Context: an optimization exercise on an open-source flow, tuned for small area. The choices shown serve that exercise and are no tape-out recipe.
The RTL was checked by simulation tests, not by an equivalence proof against the original design.

`design.v`:
```
`timescale 1ns/1ns
module ahb_decoder #(
    parameter NUM_S = 3
)(
    input wire HCLK,
    input wire HRESETn,
    input wire [31:0] HADDR,
    output wire HSEL0,
    output wire HSEL1,
    output wire HSEL2,
    output wire HSELd
);
    localparam  S0_START_ADDR = 16'h0000,
                S1_START_ADDR = 16'h0010,
                S2_START_ADDR = 16'h0020,
                S3_START_ADDR = 16'h0030;
    localparam  S_ADDR_SIZE = 16'h0010;
    localparam  S0_END_ADDR = S0_START_ADDR + S_ADDR_SIZE - 1'b1,
                S1_END_ADDR = S1_START_ADDR + S_ADDR_SIZE - 1'b1,
                S2_END_ADDR = S2_START_ADDR + S_ADDR_SIZE - 1'b1,
                S3_END_ADDR = S3_START_ADDR + S_ADDR_SIZE - 1'b1;
    wire [15:0] h_haddr;
    assign h_haddr = HADDR[31:16];
    reg [NUM_S-1+1:0] hsel;
    always @(*) begin
        if((NUM_S>0) && (h_haddr>=S0_START_ADDR) && (h_haddr<=S0_START_ADDR))
            hsel <= 4'b0001;
        else if((NUM_S>1) && (h_haddr>=S1_START_ADDR) && (h_haddr<=S1_START_ADDR))
            hsel <= 4'b0010;
        else if((NUM_S>2) && (h_haddr>=S2_START_ADDR) && (h_haddr<=S2_START_ADDR))
            hsel <= 4'b0100;
        else
            hsel <= 4'b1000;
    end
    assign {HSELd, HSEL2, HSEL1, HSEL0} = hsel[3:0];
endmodule  
`timescale 1ns/10ps
module ahb_multiplexor #(
    parameter NUM_S = 3
)(
    input wire HCLK,
    input wire HRESETn,
    input wire HSEL0,
    input wire HSEL1,
    input wire HSEL2,
    input wire HSELd,
    input wire [31:0] HRDATA0,
    input wire HRESP0,
    input wire HREADY0,
    input wire [31:0] HRDATA1,
    input wire HRESP1,
    input wire HREADY1,
    input wire [31:0] HRDATA2,
    input wire HRESP2,
    input wire HREADY2,
    input wire [31:0] HRDATAd,
    input wire HRESPd,
    input wire HREADYd,
    output reg [31:0] HRDATA,
    output reg HRESP,
    output reg HREADY
);
    localparam D_HSEL0 = 4'b0001;
    localparam D_HSEL1 = 4'b0010;
    localparam D_HSEL2 = 4'b0100;
    localparam D_HSELd = 4'b1000;
    wire [3:0] hsel = {HSELd,HSEL2,HSEL1,HSEL0};
    reg  [3:0] hsel_r;
    always @ (posedge HCLK or negedge HRESETn) begin
        if (~HRESETn)   hsel_r <= 'h0;
        else if(HREADY) hsel_r <= hsel;  
    end
    always @ (hsel_r or HREADY0 or HREADY1 or HREADY2 or HREADYd) begin
        case(hsel_r)
            D_HSEL0: HREADY = HREADY0;  
            D_HSEL1: HREADY = HREADY1;
            D_HSEL2: HREADY = HREADY2;
            D_HSELd: HREADY = HREADYd;
            default: HREADY = 1'b1;
        endcase
    end
    always @ (hsel_r or HRDATA0 or HRDATA1 or HRDATA2 or HRDATAd) begin
        case(hsel_r)
            D_HSEL0: HRDATA = HRDATA0;
            D_HSEL1: HRDATA = HRDATA1;
            D_HSEL2: HRDATA = HRDATA2;
            D_HSELd: HRDATA = HRDATAd;
            default: HRDATA = 32'b0;
        endcase
    end
    always @ (hsel_r or HRESP0 or HRESP1 or HRESP2 or HRESPd) begin
        case(hsel_r)
            D_HSEL0: HRESP = HRESP0;
            D_HSEL1: HRESP = HRESP1;
            D_HSEL2: HRESP = HRESP2;
            D_HSELd: HRESP = HRESPd;
            default: HRESP = 2'b01;  
        endcase
    end
endmodule
`timescale 1ns/10ps
module ahb_default_slave(
    input wire HCLK, 
    input wire HRESETn,
	input wire HSEL,
    input wire [31:0] HADDR,
	input wire HWRITE,
	input wire [2:0] HSIZE,
    input wire [2:0] HBURST,
	input wire [3:0] HPROT,
    input wire [1:0] HTRANS,
    input wire HMASTERLOCK,
	input wire HREADY,
    input wire [31:0] HWDATA,
	output wire HRESP,
	output wire HREADYOUT,
	output wire [31:0]    HRDATA
);
    wire        hsel = HSEL;
    wire [31:0] haddr = HADDR;
    wire [31:0] hwdata = HWDATA;
    wire        hwrite = HWRITE;
    wire [ 1:0] htrans = HTRANS;
    wire [ 2:0] hsize = HSIZE;
    wire [ 2:0] hburst = HBURST;
    wire [ 3:0] hprot = HPROT;
    wire        hmasterlock = HMASTERLOCK;
    wire        hready = HREADY;
    reg         hresp;
    reg         hreadyout;
    wire [31:0] hrdata = 32'h0;
    assign HRESP = hresp;
    assign HREADYOUT = hreadyout;
    assign HRDATA = hrdata;
    reg [1:0] state;
    localparam  STH_IDLE   = 2'h0,
                STH_WRITE  = 2'h1,
                STH_READ   = 2'h2;
    always @ (posedge HCLK or negedge HRESETn) begin
        if (!HRESETn) begin
            hresp     <= 1'b0;  
            hreadyout <= 1'b1;
        end else begin
            case (state)
            STH_IDLE: begin
                if (hsel && hready) begin
                    case (htrans)
                    2'b00, 2'b01: begin
                        hreadyout <= 1'b1;
                        hresp     <= 1'b0;  
                    end
                    2'b10, 2'b11: begin
                        hreadyout <= 1'b0;
                        hresp     <= 1'b1;  
                    end
                    endcase
                    end else begin
                        hreadyout <= 1'b1;
                        hresp     <= 1'b0;  
                    end
                end  
            STH_WRITE: begin
                hreadyout <= 1'b1;
                hresp     <= 1'b1;  
            end  
            STH_READ: begin
                hreadyout <= 1'b1;
                hresp     <= 1'b1;  
            end  
            endcase  
        end
    end
    always @ (posedge HCLK or negedge HRESETn) begin
        if (!HRESETn)
            state     <= STH_IDLE;
        else begin
            case (state)
            STH_IDLE: begin
                if (hsel && hready) begin
                    case (htrans)
                    2'b00, 2'b01:
                        state     <= STH_IDLE;
                    2'b10, 2'b11: begin
                        if (hwrite)
                            state <= STH_WRITE;
                        else
                            state <= STH_READ;
                    end
                    endcase  
                end
            end  
            STH_WRITE: 
                state     <= STH_IDLE;
            STH_READ:
                state     <= STH_IDLE;
            endcase  
        end
    end
endmodule
`timescale 1ns/10ps
module ahb_slave(
    input wire HCLK, 
    input wire HRESETn,
    input wire HSEL,
    input wire [31:0] HADDR,
    input wire HWRITE,
    input wire [2:0] HSIZE,
    input wire [2:0] HBURST,
    input wire [3:0] HPROT,
    input wire [1:0] HTRANS,
    input wire HMASTERLOCK,
    input wire HREADYin,
    input wire [31:0] HWDATA,
    output wire HRESP,
    output reg  HREADYout,
    output wire [31:0] HRDATA
);
    assign HRESP = 2'b00;  
    localparam T_ADDR_WID = 4;
    reg  [T_ADDR_WID-1:0] T_ADDR;   
    reg  [T_ADDR_WID-1:0] T_WADDR;  
    reg                   T_WREN;
    reg  [31:0]           T_WDATA;  
    wire [31:0]           T_RDATA;  
    reg  [ 2:0]           T_SIZE;
    reg [2:0] state;
    localparam  STH_IDLE   = 3'h0,
                STH_WR = 3'h1,
                STH_RD  = 3'h2;
    always @ (posedge HCLK or negedge HRESETn) begin
        if (!HRESETn) begin
            HREADYout <=  1'b1;
            T_ADDR    <=   'h0;
            T_WADDR   <=   'h0;
            T_WREN    <=  1'b0;
            T_WDATA   <=  32'h0;
            T_SIZE    <=  3'h0;
            state     <= STH_IDLE;
        end else begin
            HREADYout <= 1'b1;
            if (state == STH_WR) begin
                T_WREN  <= 1'b1;
                T_WADDR <= T_ADDR;
                T_WDATA <= HWDATA;
            end else begin
                T_WREN  <= 1'b0;
            end
            if (HSEL && HREADYin && HTRANS[1]) begin  
                T_ADDR <= HADDR[T_ADDR_WID-1:0];
                T_SIZE <= HSIZE;
                if (HWRITE)
                    state <= STH_WR;
                else
                    state <= STH_RD;
            end else begin
                state <= STH_IDLE;
            end
        end  
    end  
    assign HRDATA = (T_WREN && (T_WADDR == T_ADDR)) ? T_WDATA : T_RDATA;
    parameter ADDR_WIDTH = T_ADDR_WID;
    parameter MEM_DEPTH = 2**ADDR_WIDTH;
    reg  [31:0] sram_mem[0:MEM_DEPTH-1];
    wire wren;
    wire [ADDR_WIDTH-1:0] waddr;
    wire [31:0] wdata;
    wire [ADDR_WIDTH-1:0] raddr;
    wire [31:0] rdata;
    assign wren = T_WREN;
    assign raddr = T_ADDR;
    assign T_RDATA = rdata;
    assign waddr = T_WADDR;
    assign wdata = T_WDATA;
    always @(posedge HCLK ) begin
        if(wren) sram_mem[waddr] <= wdata;
    end
    assign rdata = sram_mem[raddr];
endmodule
`timescale 1ns/10ps
module ahb_bus #(
    parameter NUM_S = 3
)(
    input  wire sys_clk,     
    input  wire sys_rstn,
	input wire [31:0] M_HADDR,
	input wire 	   M_HWRITE,
	input wire [ 2:0] M_HSIZE,
	input wire [ 2:0] M_HBURST,
	input wire [ 3:0] M_HPROT,
	input wire [ 1:0] M_HTRANS,
	input wire 	   M_HMASTLOCK,
	input wire [31:0] M_HWDATA,
    output wire [NUM_S-1:0] HSEL,
	output wire [31:0] HADDR,
	output wire 	   HWRITE,
	output wire [ 2:0] HSIZE,
	output wire [ 2:0] HBURST,
	output wire [ 3:0] HPROT,
	output wire [ 1:0] HTRANS,
	output wire 	   HMASTLOCK,
	output wire [31:0] HWDATA,
    input wire [31:0] S_HRDATA0,
    input wire S_HRESP0,
    input wire S_HREADY0,
    input wire [31:0] S_HRDATA1,
    input wire S_HRESP1,
    input wire S_HREADY1,
    input wire [31:0] S_HRDATA2,
    input wire S_HRESP2,
    input wire S_HREADY2,
    output wire [31:0] HRDATA,
    output wire HRESP,
    output wire HREADY
);
    wire [31:0]    haddr;
    wire           hwrite;
    wire [2:0]     hsize;
    wire [2:0]     hburst;
    wire [3:0]     hprot;
    wire [1:0]     htrans;
    wire           hmastlock;
    wire [31:0]    hwdata;
    wire           hready_0 = S_HREADY0;
    wire           hresp_0 = S_HRESP0;
    wire [31:0]    hrdata_0 = S_HRDATA0;
    wire           hready_1 = S_HREADY1;
    wire           hresp_1 = S_HRESP1;
    wire [31:0]    hrdata_1 = S_HRDATA1;
    wire           hready_2 = S_HREADY2;
    wire           hresp_2 = S_HRESP2;
    wire [31:0]    hrdata_2 = S_HRDATA2;
    wire           hresp_d;
    wire           hready_d;
    wire [31:0]    hrdata_d;
    wire hsel_0;
    wire hsel_1;
    wire hsel_2;
    wire hsel_d;
    wire           hready;
    wire           hresp;
    wire [31:0]    hrdata;
    assign haddr = M_HADDR;
    assign hwrite = M_HWRITE;
	assign hsize = M_HSIZE;
	assign hburst = M_HBURST;
	assign hprot = M_HPROT;
	assign htrans = M_HTRANS;
	assign hmastlock = M_HMASTLOCK;
	assign hwdata = M_HWDATA;
    assign HADDR  = M_HADDR;
    assign HTRANS = M_HTRANS;
    assign HSIZE  = M_HSIZE;
    assign HBURST = M_HBURST;
    assign HWRITE = M_HWRITE;
    assign HPROT  = M_HPROT;
    assign HWDATA = M_HWDATA;
    assign HMASTLOCK = M_HMASTLOCK;
    assign HSEL = {hsel_2, hsel_1, hsel_0};
    assign HREADY = hready;
    assign HRESP = hresp;
    assign HRDATA = hrdata;
    ahb_default_slave u0_ahb_default_slave (
        .HCLK        ( sys_clk     ),
        .HRESETn     ( sys_rstn    ),
        .HSEL        ( hsel_d      ),
        .HADDR       ( haddr       ),
        .HWRITE      ( hwrite      ),
        .HSIZE       ( hsize       ),
        .HBURST      ( hburst      ),
        .HPROT       ( hprot       ),
        .HTRANS      ( htrans      ),
        .HMASTERLOCK ( hmastlock   ),
        .HREADY      ( hready      ),
        .HWDATA      ( hwdata      ),
        .HRESP       ( hresp_d     ),
        .HREADYOUT   ( hready_d    ),
        .HRDATA      ( hrdata_d    )
    );
    ahb_decoder #(
        .NUM_S   ( 3 )
    ) u_ahb_decoder (
        .HCLK    ( sys_clk  ),
        .HRESETn ( sys_rstn ),
        .HADDR   ( haddr    ),
        .HSEL0   ( hsel_0   ),
        .HSEL1   ( hsel_1   ),
        .HSEL2   ( hsel_2   ),
        .HSELd   ( hsel_d   )
    );
    ahb_multiplexor #(
        .NUM_S      ( 3 )
    ) u_ahb_multiplexor (
        .HCLK       ( sys_clk  ),
        .HRESETn    ( sys_rstn ),
        .HSEL0   ( hsel_0   ),
        .HSEL1   ( hsel_1   ),
        .HSEL2   ( hsel_2   ),
        .HSELd   ( hsel_d   ),
        .HRDATA0    ( hrdata_0   ),
        .HRESP0     ( hresp_0    ),
        .HREADY0    ( hready_0   ),
        .HRDATA1    ( hrdata_1   ),
        .HRESP1     ( hresp_1    ),
        .HREADY1    ( hready_1   ),
        .HRDATA2    ( hrdata_2   ),
        .HRESP2     ( hresp_2    ),
        .HREADY2    ( hready_2   ),
        .HRDATAd    ( hrdata_d   ),
        .HRESPd     ( hresp_d    ),
        .HREADYd    ( hready_d   ),
        .HRDATA     ( hrdata     ),
        .HRESP      ( hresp      ),
        .HREADY     ( hready     )
    );
endmodule
`timescale 1ns/10ps
module ahb_top(
    input  wire sys_clk,
    input  wire sys_rstn,
    input  wire [31:0] HADDR,
    input  wire        HWRITE,
    input  wire [ 2:0] HSIZE,
    input  wire [ 2:0] HBURST,
    input  wire [ 3:0] HPROT,
    input  wire [ 1:0] HTRANS,
    input  wire        HMASTLOCK,
    input  wire [31:0] HWDATA,
    output wire        HREADY,
    output wire        HRESP,
    output wire [31:0] HRDATA
);
    parameter NUM_S = 3;
    wire hready;
    wire [31:0]    m_haddr     = HADDR;
    wire           m_hwrite    = HWRITE;
    wire [2:0]     m_hsize     = HSIZE;
    wire [2:0]     m_hburst    = HBURST;
    wire [3:0]     m_hprot     = HPROT;
    wire [1:0]     m_htrans    = HTRANS;
    wire           m_hmastlock = HMASTLOCK;
    wire [31:0]    m_hwdata    = HWDATA;
    wire           m_hready = hready;
    wire           m_hresp;
    wire [31:0]    m_hrdata;
    assign HREADY = m_hready;
    assign HRESP  = m_hresp;
    assign HRDATA = m_hrdata;
    wire [NUM_S-1:0] s_hsel;
    wire [31:0]    s_haddr;
    wire           s_hwrite;
    wire [2:0]     s_hsize;
    wire [2:0]     s_hburst;
    wire [3:0]     s_hprot;
    wire [1:0]     s_htrans;
    wire           s_hmastlock;
    wire           s_hready_in = hready;
    wire [31:0]    s_hwdata;
    wire [NUM_S-1:0] s_hready_out;
    wire [NUM_S-1:0] s_hresp;
    wire [31:0] s_hrdata [NUM_S-1:0];
    genvar gi;
    generate
        for (gi = 0; gi < NUM_S; gi = gi + 1) begin : g_slave
            ahb_slave u_ahb_slave (
                .HCLK        ( sys_clk        ),
                .HRESETn     ( sys_rstn       ),
                .HSEL        ( s_hsel[gi]     ),
                .HADDR       ( s_haddr        ),
                .HWRITE      ( s_hwrite       ),
                .HSIZE       ( s_hsize        ),
                .HBURST      ( s_hburst       ),
                .HPROT       ( s_hprot        ),
                .HTRANS      ( s_htrans       ),
                .HMASTERLOCK ( s_hmastlock    ),
                .HREADYin    ( s_hready_in    ),
                .HWDATA      ( s_hwdata       ),
                .HRESP       ( s_hresp[gi]    ),
                .HREADYout   ( s_hready_out[gi] ),
                .HRDATA      ( s_hrdata[gi]   )
            );
        end
    endgenerate
    ahb_bus #(
        .NUM_S       ( 3 )
    ) u_ahb_bus (
        .sys_clk     ( sys_clk     ),
        .sys_rstn    ( sys_rstn    ),
        .M_HADDR     ( m_haddr     ),    
        .M_HWRITE    ( m_hwrite    ),
        .M_HSIZE     ( m_hsize     ),
        .M_HBURST    ( m_hburst    ),
        .M_HPROT     ( m_hprot     ),
        .M_HTRANS    ( m_htrans    ),
        .M_HMASTLOCK ( m_hmastlock ),
        .M_HWDATA    ( m_hwdata    ),
        .HSEL        ( s_hsel        ),    
        .HADDR       ( s_haddr       ),
        .HWRITE      ( s_hwrite      ),
        .HSIZE       ( s_hsize       ),
        .HBURST      ( s_hburst      ),
        .HPROT       ( s_hprot       ),
        .HTRANS      ( s_htrans      ),
        .HMASTLOCK   ( s_hmastlock   ),
        .HWDATA      ( s_hwdata      ),
        .S_HRDATA0   ( s_hrdata[0]   ),    
        .S_HRESP0    ( s_hresp[0]    ),
        .S_HREADY0   ( s_hready_out[0] ),
        .S_HRDATA1   ( s_hrdata[1]   ),    
        .S_HRESP1    ( s_hresp[1]    ),
        .S_HREADY1   ( s_hready_out[1] ),
        .S_HRDATA2   ( s_hrdata[2]   ),    
        .S_HRESP2    ( s_hresp[2]    ),
        .S_HREADY2   ( s_hready_out[2] ),
        .HRDATA      ( m_hrdata      ),    
        .HRESP       ( m_hresp       ),
        .HREADY      ( hready        )
    );
endmodule
```
`run.sh`:
```
#!/bin/bash
# synth_recipe.tcl (not shown) runs the flow's synth.tcl, then flattens the netlist and writes it again
# the make line also repeats each setting of config.mk as NAME=value (left out here)
make -C /OpenROAD-flow-scripts/flow DESIGN_CONFIG=/design/flow/config.mk WORK_HOME=/design/flow/orfs CLKGATE_MAP_FILE= SYNTH_SCRIPT=/design/flow/synth_recipe.tcl finish
```
`config.mk`:
```
export PLATFORM = sky130hd
export DESIGN_NAME = ahb_top
export DESIGN_NICKNAME = ahb_top
export VERILOG_FILES = /design/flow/design.v
export SDC_FILE = /design/flow/constraint.sdc
export NUM_CORES = 4
export LEC_CHECK = 0
export CAP_MARGIN = 20
export CORE_MARGIN = 2
export CORE_UTILIZATION = 40
export SLEW_MARGIN = 20
```
`constraint.sdc`:
```
create_clock -name core_clock -period 10.0 [get_ports {sys_clk}]
set_input_delay 2.0000 -clock core_clock [delete_from_list [all_inputs] [get_ports {sys_clk}]]
set_output_delay 2.0000 -clock core_clock [all_outputs]
set_load 0.01 [all_outputs]
```
==> key figures <==
Finish
  • Post-route core utilization: 45.79%
  • P&R area growth vs syn: 14.16%
  • NumNets Final: 3355

Synthesis
  • Area leader, netlist: edfxtp_1
  • Asr flop ratio synth: 8.189%
  • Post-synth EDFFs: 1536
  • Netlist cell types: 48
  • Sequential fraction of the synthesis area: 76.16%
  • Cell count after synthesis: 3116
  • Syn nets: 3198
  • Top cell type's share of synthesized area: 70.89%
  • Dominant synthesized flop cell: edfxtp_1
  • Avg Inst Size Synth: 20.88 sq um
  • Area of the mapped netlist: 65060 sq um
  • Top cells by count, synth: 1536 x edfxtp_1, 376 x mux4_2, 170 x nand2_1

Setup path
  • CP arrival: 5.08 ns
  • R2R depth: 3
  • Cell family with most CP delay: buffers and inverters
  • Critical path class: reg -> out
  • Critical path, cell by cell: buf_4, mux4_2, mux2i_1, o211ai_1, o2111ai_1, nand4_1, clkdlybuf4s50_1
  • Worst-path fanout max: 48

Placed design
  • Placer Congestion: 0.7841
  • Area after DPL: 68880 sq um
  • Port bufs: 89

STA
  • Worst-Margin Slew: 1.103 ns
  • Fin Setup TNS: 0 ns
  • Fmax: 141.2 MHz
  • Final setup violation count: 0
  • Slew HR: 26.40%

Worst hold path
  • Hold crit path type: reg -> reg
  • Hold_sp: u_ahb_bus.u0_ahb_default_slave.hresp$_DFFE_PN0P_

Route
  • DRC: 0
  • Routed Antenna Nets: 0

Flow run
  • Max Cap Violations: 0

Floorplanning
  • Die Area: 165900 sq um
  • Core footprint: 162200 sq um
  • Die X: 407.3 um
  • Die H: 407.3 um
  • Row count: 148

Outcome
  • Outcome: no timing/DRC/antenna violations

CTS
  • Sink Count: 1673
  • Clock slew at reported path FFs: 0.06 ns
  • Resize count post-CTS: 0
  • # Post-CTS Setup Buffers: 0
  • Clk buf depth: 3

Global route
  • GRT Resource Usage Total: 19.94%
  • Vias in the first global route: 32460
==> worst max-delay path by stage <==
stage	endpoint	slack, ns	cells past startpoint	start
floorplan	HRDATA[0]	6.18	8	g_slave[2].u_ahb_slave.T_ADDR[0]$_DFFE_PN0P_
global placement	HRDATA[7]	3.52	7	g_slave[0].u_ahb_slave.T_ADDR[0]$_DFFE_PN0P_
detailed placement	HRDATA[7]	3.55	7	g_slave[0].u_ahb_slave.T_ADDR[0]$_DFFE_PN0P_
CTS	HRDATA[7]	2.65	7	g_slave[0].u_ahb_slave.T_ADDR[0]$_DFFE_PN0P_
global route	HRDATA[7]	2.53	7	g_slave[0].u_ahb_slave.T_ADDR[0]$_DFFE_PN0P_
finish	HRDATA[7]	2.92	7	g_slave[0].u_ahb_slave.T_ADDR[0]$_DFFE_PN0P_
==> flip-flops by register name, summed over array words and instances, names as in the netlist <==
signal and count:
g_slave.u_ahb_slave.T_WADDR 12, g_slave.u_ahb_slave.T_WDATA 96, g_slave.u_ahb_slave.T_ADDR 12, u_ahb_bus.u_ahb_multiplexor.hsel_r 4, u_ahb_bus.u0_ahb_default_slave.hresp 1, u_ahb_bus.u0_ahb_default_slave.hreadyout 1
g_slave.u_ahb_slave.T_WREN 3, u_ahb_bus.u0_ahb_default_slave.state 2, g_slave.u_ahb_slave.state 6, g_slave.u_ahb_slave.sram_mem 1536
==> area by class of cell <==
type | instances | area, sq um
fill | 13670 | 87940
timing repair buffer | 187 | 1634
sequential | 1673 | 49580
inverter | 7 | 26.28
clock inverter | 79 | 798.3
multi-input combinational | 1239 | 14910
antenna | 5 | 12.51
clock buffer | 226 | 4584
tap | 2175 | 2721
==> cell families (layout without fill, tap and decap cells) <==
kind of cell,count (synthesis),in the layout,share of synthesized area [%]
other,0,5,0
buffers and inverters,204,499,1.494
XOR/XNOR,12,12,0.1615
multiplexers,564,564,16.20
adder cells (fa/ha/maj),2,2,0.03846
AND/OR/NAND/NOR,404,404,2.987
flip-flops,1673,1673,76.16
AO/OA/AOI/OAI,257,257,2.952
==> metrics by stage <==
stage	std cells
finish	5591
global route	5587
CTS	5586
detailed placement	5281
global placement	5280
floorplan	3116
==> placed cells by master (no fill, tap or decap), types with 5 or more instances in the layout <==
cell             netlist  routed
a21oi_1               34      34
a22oi_1               67      67
a32oi_1               27      27
buf_4                 12      97
bufinv_16              0      13
clkbuf_1              87      44
clkbuf_16              0     170
clkbuf_8               0      13
clkdlybuf4s50_1        0      88
clkinv_1               0      22
clkinv_2               0      25
clkinvlp_4             0       9
dfrtp_1              136     127
dfrtp_4                0       6
diode_2                0       5
edfxtp_1            1536    1536
inv_1                  6       5
mux2_1                 9       9
mux2_2               144     144
mux2i_1               35      35
mux4_2               376     376
nand2_1              170     170
nand2b_1              11      11
nand3_1               49      49
nand3b_1               6       6
nand4_1               56      56
nor2_1                68      31
nor2_4                 0      36
nor3_2                 1      12
o2111ai_1             32      32
o211ai_1              64      64
o221ai_1               8       8
o22ai_1               16      16
xnor2_1               12      12
==> worst min-delay path, delay by kind of cell (launching register included) <==
kind               cells  cell delay [ns]
DFF                    1             0.36
AOI/OAI and AO/OA      1             0.07
and+or+nand+nor        1             0.05
==> routing by layer <==
layer  share of wire (%)  global-route usage [%]
met5              0.0072                       0
met4                 2.5                   5.811
met3                 7.3                   3.564
met2                  49                   31.87
met1                  42                   28.13
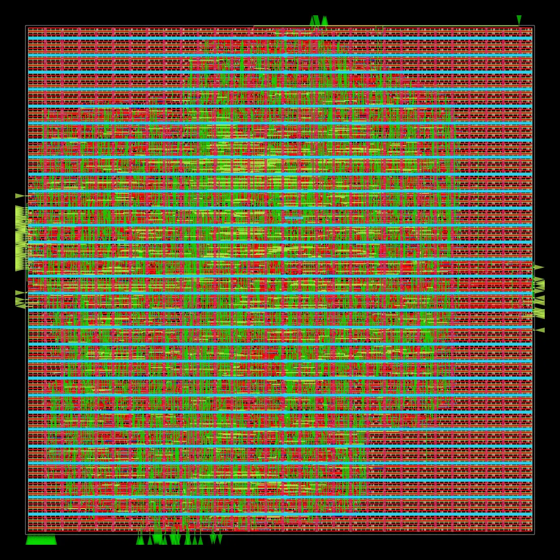
(the whole layout, all layers)
post-route cell area: 74270 sq um
Non-Filler Instances: 5591

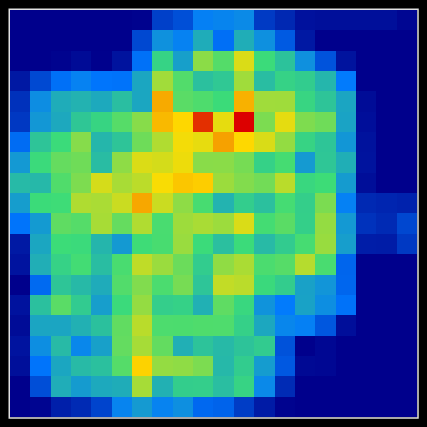
(routed metal per tile)
Scale: 1 px per um. 20 x 20 tiles, from dark blue (low) to red (high), scaled to the fullest tile. Values are wire area over tile area, all layers added.
20% of the tiles are nearly empty. The fullest tile reaches 0.48. The densest ninth of the die: middle. The emptiest ninth of the die: bottom right. The mean over all tiles is 0.16. 30% of the tiles are over half the peak.
WL final: 166200 um
Vias: 32360
Wirelength per Cell: 29.72 um

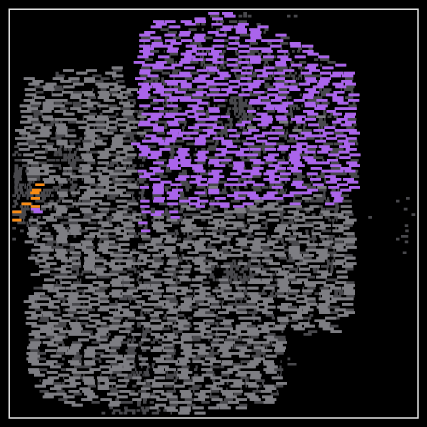
(sequential cells colored by instance or generate block)
Scale: 1 px per um. Other sequential cells in the stronger gray, the rest of the logic in the fainter gray.
`g_slave[1]`: drawn in purple, sequential cells 555. `u_ahb_bus`: drawn in orange, sequential cells 8, where left middle.

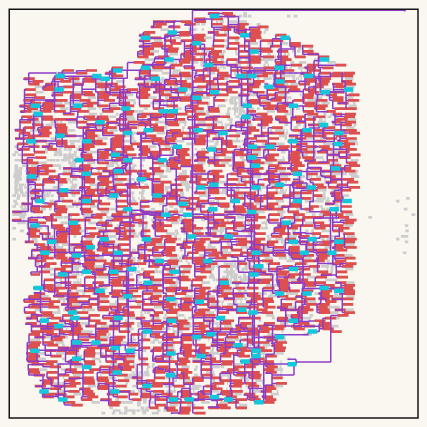
(routed clock nets over the placement)
Scale: 1 px per um.
flip-flops: drawn in red, count 1673. cells driving clock nets: drawn in cyan, count 165. clock wires: drawn in purple, length 19000 um.
Position of the flops: spread over the die. There are 166 routed clock nets.
worst-skew pair later-pin latency: 0.79 ns

-- re-timing with driven ports --
The flow's constraints put no driver on any port. The routed layout listed below was extracted and timed again, unchanged, in two steps. Step 1 (the two cells are an assumption about what drives the block):
set clk [get_ports {sys_clk}]
set_driving_cell -lib_cell sky130_fd_sc_hd__clkbuf_16 $clk
set_driving_cell -lib_cell sky130_fd_sc_hd__buf_2 [delete_from_list [all_inputs] $clk]
Step 2 adds t to the input delays and takes it off the output delays; t is the mean of the earliest and latest rising clock arrival at the registers after step 1. Input paths then give back, and output paths get back, about the clock's delay inside the block. a / b / c = ideal ports / drivers / drivers and shift; a / b = the first two.
t, ns: 0.865
setup WS [ns]: 2.920 / 2.836 / 3.701
pins driven straight from the clock port: 1
After both steps this run still meets setup and hold. For this run, drivers alone change the setup slack by -0.084 ns; drivers and shift together by +0.781 ns.
